This design comes from an exercise in tuning for small area, a short achievable clock period and few clock cycles per item on the open sky130 flow, not from production work.
In this exercise RTL edits were held to simulation tests only and were not proved equivalent to the original.
Power and IR drop assume default switching activity.

Fig. 1: routed metal per tile
The bar under the picture is 50 µm long. The die is cut into 28 by 28 equal tiles; black is low, pale yellow is high, scaled to the fullest tile. Values are wire area over tile area, all layers added.
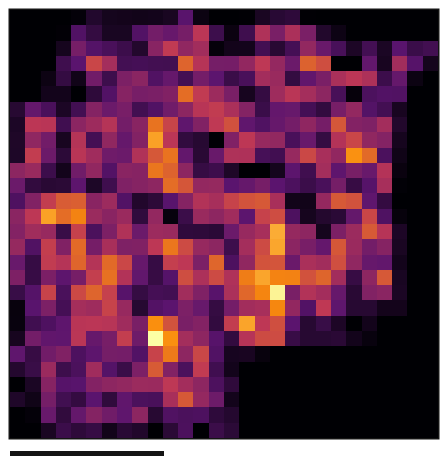
Fig. 2: routing view
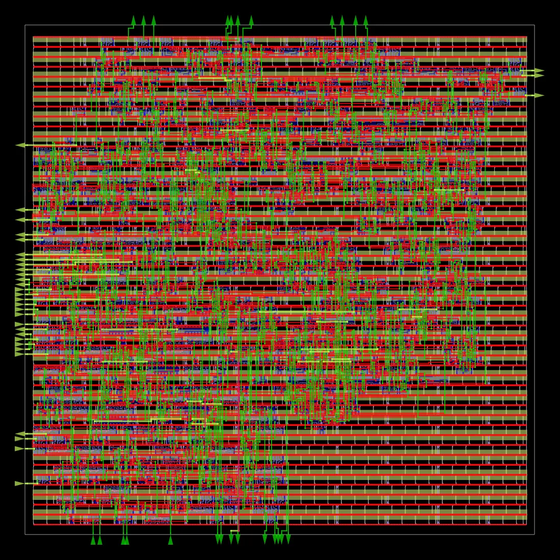
Fig. 3: signal wires by layer
The bar under the picture is 50 µm long. Only two layers are drawn.
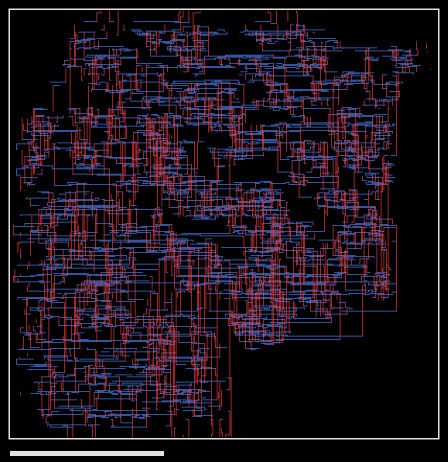
Fig. 4: cells by drive strength
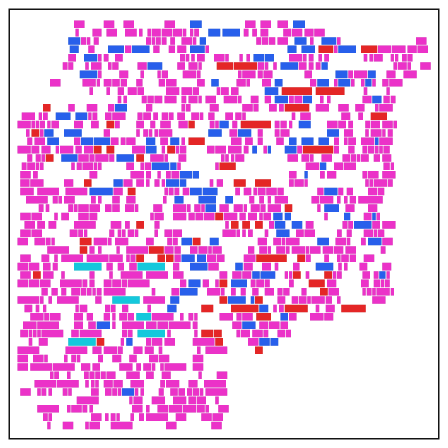
Fig. 5: sequential cells coloured by instance or generate block
Other cells in grey.
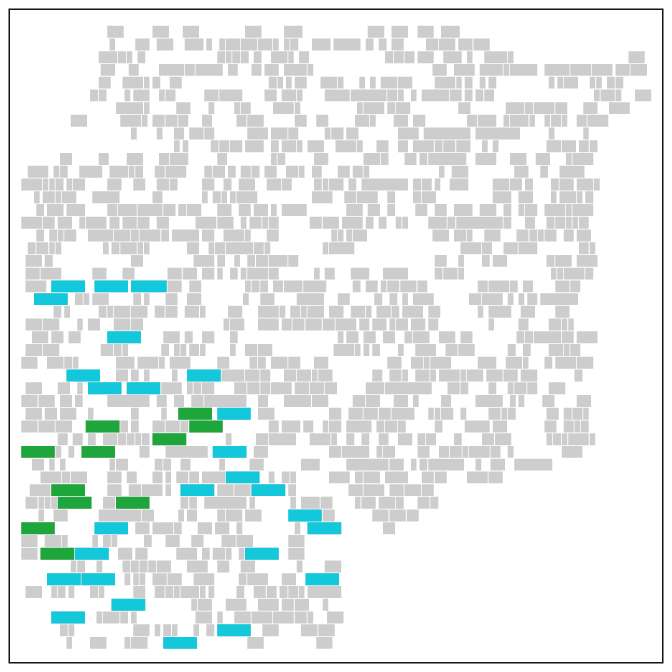
File: design/flow/run.sh
#!/bin/bash
# synth_recipe.tcl (not shown) runs the flow's synth.tcl, then flattens the netlist and writes it again
# the make line also repeats each setting of config.mk as NAME=value (left out here)
make -C /OpenROAD-flow-scripts/flow DESIGN_CONFIG=/design/flow/config.mk WORK_HOME=/design/flow/orfs CLKGATE_MAP_FILE= SYNTH_SCRIPT=/design/flow/synth_recipe.tcl finish
File: design/flow/config.mk
export PLATFORM = sky130hd
export DESIGN_NAME = booth_bcd
export DESIGN_NICKNAME = booth_bcd
export VERILOG_FILES = /design/flow/design.v
export SDC_FILE = /design/flow/constraint.sdc
export NUM_CORES = 4
export LEC_CHECK = 0
export CAP_MARGIN = 20
export CORE_MARGIN = 2
export CORE_UTILIZATION = 40
export SLEW_MARGIN = 20
File: design/flow/constraint.sdc
create_clock -name core_clock -period 20.0 [get_ports {clk}]
set_input_delay 4.0000 -clock core_clock [delete_from_list [all_inputs] [get_ports {clk}]]
set_output_delay 4.0000 -clock core_clock [all_outputs]
set_load 0.01 [all_outputs]
File: design/flow/design.v
module control #(
    parameter n = 8
    ) (
    input logic clk,
    input logic rst,
    input logic signal_num,
    input logic [1:0] q_LSB,
    output logic load_A,
    output logic load_B,
    output logic load_add,
    output logic shift_HQ_LQ_Q_1,
    output logic add_sub,
    output logic ready,
    output logic done
    );
    reg [6:0] state, next_state;
    reg [$clog2(n)-1:0] cont;
    reg z;
    parameter idle = 7'b0000001, init = 7'b0000010, sel0 = 7'b0000100;
    parameter sum = 7'b0001000, res = 7'b0010000, shift = 7'b0100000, sel1 = 7'b1000000;
    always_ff @(posedge clk) begin
        if (rst) begin
            cont <= {$clog2(n){1'b1}};
            z <= 1'b0;
            done <= 1'b0;
            state <= idle;
        end
        else begin
            state <= next_state;
            done <= (state == sel1) && z;
            if (state == idle)
                cont <= n - 1;
            else if (state == shift) begin
                cont <= cont - 1'b1;
                z <= (cont == 0);
            end
            if (state == idle)
                z <= 1'b0;
        end
    end
    always_comb begin
        next_state = state;
        load_A = 1'b0;
        load_B = 1'b0;
        load_add = 1'b0;
        shift_HQ_LQ_Q_1 = 1'b0;
        add_sub = 1'b0;
        ready = 1'b0;
        case (state)
            idle: begin
                ready = 1'b1;
                if (signal_num) begin
                    load_A = 1'b1;
                    load_B = 1'b1;
                    next_state = sel0;
                end
                else begin
                    next_state = idle;
                end
            end
            sel0: begin
                if (q_LSB[0] == q_LSB[1]) begin
                    next_state = shift;
                end
                else if (q_LSB[0]) begin
                    next_state = sum;
                end
                else begin
                    next_state = res;
                end
            end
            sum: begin
                load_add = 1'b1;
                add_sub = 1'b1;
                next_state = shift;
            end
            res: begin
                load_add = 1'b1;
                add_sub = 1'b0;
                next_state = shift;
            end
            shift: begin
                shift_HQ_LQ_Q_1 = 1'b1;
                next_state = sel1;
            end
            sel1: begin
                if (z) begin
                    next_state = idle;
                end
                else begin
                    next_state = sel0;
                end
            end
            default: begin
                next_state = idle;
            end
        endcase
    end
endmodule
module mult_with_no_fsm #(
    parameter N = 8
    ) (
    input logic clk ,
    input logic rst ,
    input logic [N-1:0] A,
    input logic [N-1:0] B,
    input logic load_A,
    input logic load_B,
    input logic load_add,
    input logic shift_HQ_LQ_Q_1,
    input logic add_sub,
    output logic [1:0] Q_LSB,
    output logic [2*N-1:0] Y
) ;
logic [N:0] M;
logic [N:0] adder_sub_out ;
logic [2*N+1: 0 ] shift ;
logic [N:0] HQ;
logic [N-1:0] LQ;
logic Q_1;
always_ff@ (posedge clk) begin
    if ( rst )
        M <='b0 ;
    else
        M <= (load_A) ? {A[N-1], A} : M;
    end
always_comb begin
    if (add_sub )
        adder_sub_out = HQ + M;
    else
        adder_sub_out = HQ - M;
    end
always_comb begin
    HQ = shift[2*N+1:N+1];
    LQ = shift[N:1] ;
    Q_1 = shift[0] ;
    Y = {HQ[N-1:0],LQ} ;
    Q_LSB = {LQ[0] ,Q_1} ;
end
always_ff@ (posedge clk) begin
    if ( rst )
        shift <= 'b0 ;
    else if (shift_HQ_LQ_Q_1)
        shift <= $signed (shift)>>>1;
         else begin
            if ( load_B ) begin
                shift [2*N+1:N+1] <= 'b0;
                shift [N:1] <= B;
                shift [0] <= 1'b0;
            end
            if ( load_add )
                shift [2*N+1:N+1] <= adder_sub_out ;
        end
    end
endmodule
module bin_decimal (  
    input [15:0] binario,
    output reg [19:0] bcd 
);
    integer i;
    always @ (binario) begin
        bcd = 20'b0;   
        for (i = 0; i < 16; i = i + 1) begin
            if (bcd[3:0] >= 5) bcd[3:0] = bcd[3:0] + 3;
            if (bcd[7:4] >= 5) bcd[7:4] = bcd[7:4] + 3;
            if (bcd[11:8] >= 5) bcd[11:8] = bcd[11:8] + 3;
            if (bcd[15:12] >= 5) bcd[15:12] = bcd[15:12] + 3;
            if (bcd[19:16] >= 5) bcd[19:16] = bcd[19:16] + 3;
            bcd = {bcd[18:0], binario[15-i]};  
        end
    end
endmodule
module booth_bcd (
    input  logic        clk,
    input  logic        rst,
    input  logic        start,
    input  logic [7:0]  a,
    input  logic [7:0]  b,
    output logic        ready,
    output logic        done,
    output logic [15:0] product,
    output logic [19:0] bcd
);
    logic [1:0]  q_LSB;
    logic        load_A, load_B, load_add, shift_HQ_LQ_Q_1, add_sub;
    logic [15:0] num_Y;
    logic [15:0] magnitude;
    control #(.n(8)) ctrl (
        .clk(clk),
        .rst(rst),
        .signal_num(start),
        .q_LSB(q_LSB),
        .load_A(load_A),
        .load_B(load_B),
        .load_add(load_add),
        .shift_HQ_LQ_Q_1(shift_HQ_LQ_Q_1),
        .add_sub(add_sub),
        .ready(ready),
        .done(done)
    );
    mult_with_no_fsm #( .N(8) ) Multiplicador (
        .clk(clk),
        .rst(rst),
        .A(a),
        .B(b),
        .load_A(load_A),
        .load_B(load_B),
        .load_add(load_add),
        .shift_HQ_LQ_Q_1(shift_HQ_LQ_Q_1),
        .add_sub(add_sub),
        .Q_LSB(q_LSB),
        .Y(num_Y)
    );
    assign product   = num_Y;
    assign magnitude = num_Y[15] ? (~num_Y + 16'd1) : num_Y;
    bin_decimal Bin_BCD(
        .binario(magnitude),
        .bcd(bcd)
    );
endmodule
==> flow_metrics.tcl <==
set metrics [dict create \
    outcome "complete, no violations" \
    synth_nets 1031 \
    crit_path_max_incr_delay_ps 560 \
    cts_buffers 5 \
    ys_async_sr_fraction_pct 0 \
    synth_top_area_share_pct 10.4 \
    placed_cells 1221 \
    first_global_vias 6225 \
    start_util_pct 40.7 \
    setup-violations-final 0 \
    rows 49 \
    stdcell_count 1236 \
    die_area_um2 19400 \
    wire_per_inst_um 13.4 \
    synthAdderAreaFrac_pct 10.8 \
    htreeDepth 2 \
    max_cap_viol_count 0 \
    start_kind "flip-flop" \
    synthMuxAreaShare_pct 8.65 \
    core_um2 18000 \
    cts_max_path_buffers 2 \
    drive_gt1_share_pct 17.4 \
    ys_seq_elements 37 \
    synth_simple_gate_area_share_pct 24.7 \
    worstSetupPathType "reg -> out" \
    synth_top_family_by_area "compound AO/OA/AOI/OAI gates" \
    die_w_um 139 \
    max_freq_mhz 52.3 \
    crit_top_cell "ha_1" \
    postPlaceCellArea_um2 8060 \
    ys_types 123 \
    hold_buffers 0 \
    crit_slowest_cell "clkdlybuf4s50_1" \
    worstPathArrival_ps 15100 \
    syn_area_um2 7320 \
    grt_antenna_before_repair 0 \
    yosys.cell_count.top_type "nand2_1" \
    antenna_cells 0 \
    cts_tree "yes" \
    yosys.area.top_type "ha_1" \
    vdd_ir_drop_max_uv 58.2 \
    maxSlewViolCount 0 \
    globalplace.congestion 0.828 \
    clock_sinks 37 \
    drt_iter0_drc 392 \
]
Testbench counts, summed over its fixed seeds: cycles 46,359, items 1,600.
## Picture notes: Fig. 1
fullest tile: 0.52
emptiest ninth of the die: lower right
densest ninth of the die: centre
nearly empty tiles: 22%

## Picture notes: Fig. 2
Routed WL: 16600 µm
M1 WL: 8760 µm
DR vias: 6860
wire length on met2: 7300 µm
met3 WL: 423 µm

## Picture notes: Fig. 3
| colour | layer | wire length |
|---|---|---|
| blue | met1 | 8760 µm |
| red | met2 | 7300 µm |

## Picture notes: Fig. 4
| colour | size | cells |
|---|---|---|
| blue | drive 2 | 111 |
| magenta | drive 1 or less | 832 |
| cyan | drive 6 and up | 6 |
| red | drive 3 to 4 | 58 |

## Picture notes: Fig. 5
| colour | scope | sequential cells |
|---|---|---|
| green | ctrl | 11 |
| cyan | Multiplicador | 26 |

## critical path: cells and delay by family, from the launching register on
family	cells	cell delay (ps)
DFF	1	370
xor gates and xnor gates	7	1420
and+or+nand+nor	25	4670
adders and majority gates	13	2900
buffers and inverters	10	1410
muxes	3	810
AOI/OAI and AO/OA	18	3250
## layout by cell type (no fill, tap or decap), types with 11 or more instances in the layout
| cell | instances |
|---|---|
| a21oi_1 | 65 |
| inv_1 | 61 |
| o21a_1 | 11 |
| nand2_1 | 88 |
| nor3_1 | 28 |
| xnor2_1 | 25 |
| mux2_2 | 13 |
| a21o_1 | 13 |
| clkdlybuf4s50_1 | 53 |
| o21ai_0 | 26 |
| xor2_1 | 21 |
| nor2_1 | 70 |
| o211ai_1 | 17 |
| mux2i_1 | 24 |
| nand3_1 | 21 |
| dfxtp_1 | 36 |
| ha_1 | 58 |
| nand2b_1 | 18 |
| buf_4 | 32 |
| o21ai_1 | 11 |
## path summary, 6_finish.rpt
check                                       startpoint                                   end  cells past startpoint
setup / recovery   Multiplicador.shift[2]$_SDFFE_PP0P_                                bcd[2]                     76
hold / removal    Multiplicador.shift[17]$_SDFFE_PP0P_  Multiplicador.shift[17]$_SDFFE_PP0P_                      2
setup reg to reg              ctrl.state[6]$_SDFF_PP0_  Multiplicador.shift[17]$_SDFFE_PP0P_                     17
hold reg to reg   Multiplicador.shift[17]$_SDFFE_PP0P_  Multiplicador.shift[17]$_SDFFE_PP0P_                      2
## per-layer routing
layer / global-route usage, % / wire, µm / vias up
li1: - / - / 3623
met1: 24.0 / 8760 / 3153
met2: 26.8 / 7300 / 78
met3: 1.89 / 423 / 6
met4: 1.70 / 74 / 0
met5: 0 / 0 / -
## cells by family after synthesis
logic type               after synthesis
XOR/XNOR                              58
AND/OR/NAND/NOR                      341
buffers and inverters                106
AO/OA/AOI/OAI                        291
adder cells (fa/ha/maj)               63
flip-flops                            37
multiplexers                          54
## layout make-up
class / count / area, µm²
Multi-Input combinational cell: 807 / 6180
Clock inverter: 1 / 7.51
Clock buffer: 6 / 139
Sequential cell: 37 / 742
Tap cell: 229 / 287
Timing Repair Buffer: 88 / 808
Fill cell: 1804 / 9540
Inverter: 68 / 259
## report_power, final
| part | internal [W] | leakage (nW) | switching (W) |
|---|---|---|---|
| clock network | 0.0000488 | 0.0690 | 0.0000285 |
| registers | 0.0000773 | 0.301 | 0.00000516 |
| logic | 0.0000771 | 3.25 | 0.0000808 |
## repair_timing
item                       CTS  global route
setup endpoints to repair    6            18
resized for setup            3            29
setup buffers                1             7
pin swaps                    0             8
## stage by stage
step / setup WS (ps) / total power [W] / TNS [ps]
2_1_floorplan: 526 / 0.000185 / 0
3_3_place_gp: 389 / 0.000233 / 0
3_5_place_dp: -14.9 / 0.000233 / -14.9
4_1_cts: 23.2 / 0.000314 / 0
5_1_grt: -52.4 / 0.000342 / -109
6_report: 896 / 0.000318 / 0
## sequential cells by signal, indices dropped and copies added (netlist names)
signal               count
ctrl.z                   1
Multiplicador.shift     18
ctrl.done                1
ctrl.cont                3
ctrl.state               6
Multiplicador.M          8

[static timing again, ports no longer ideal]
Ports are ideal in the flow. The routed layout listed here was re-timed in OpenROAD.
Step 1: set_driving_cell puts a clkbuf_16 on clk and a buf_2 on each other input, an assumption about the parent block.
Step 2 times the ports against the registers' clock, not the clock port: input delays grow and output delays shrink by t, the midpoint of the rising clock arrivals with the driver on.
a / b / c = ideal ports / drivers / drivers and shift; a / b = the first two.
shift t [ns]: 0.304
setup slack, ns: 0.896 / 0.865 / 1.169
worst slew at a driven data input, ns: 0.03
pins driven straight from the clock port: 1
After both steps setup and hold are still met in this run. For this run, drivers alone change the setup slack by -0.031 ns; drivers and shift together by +0.273 ns.
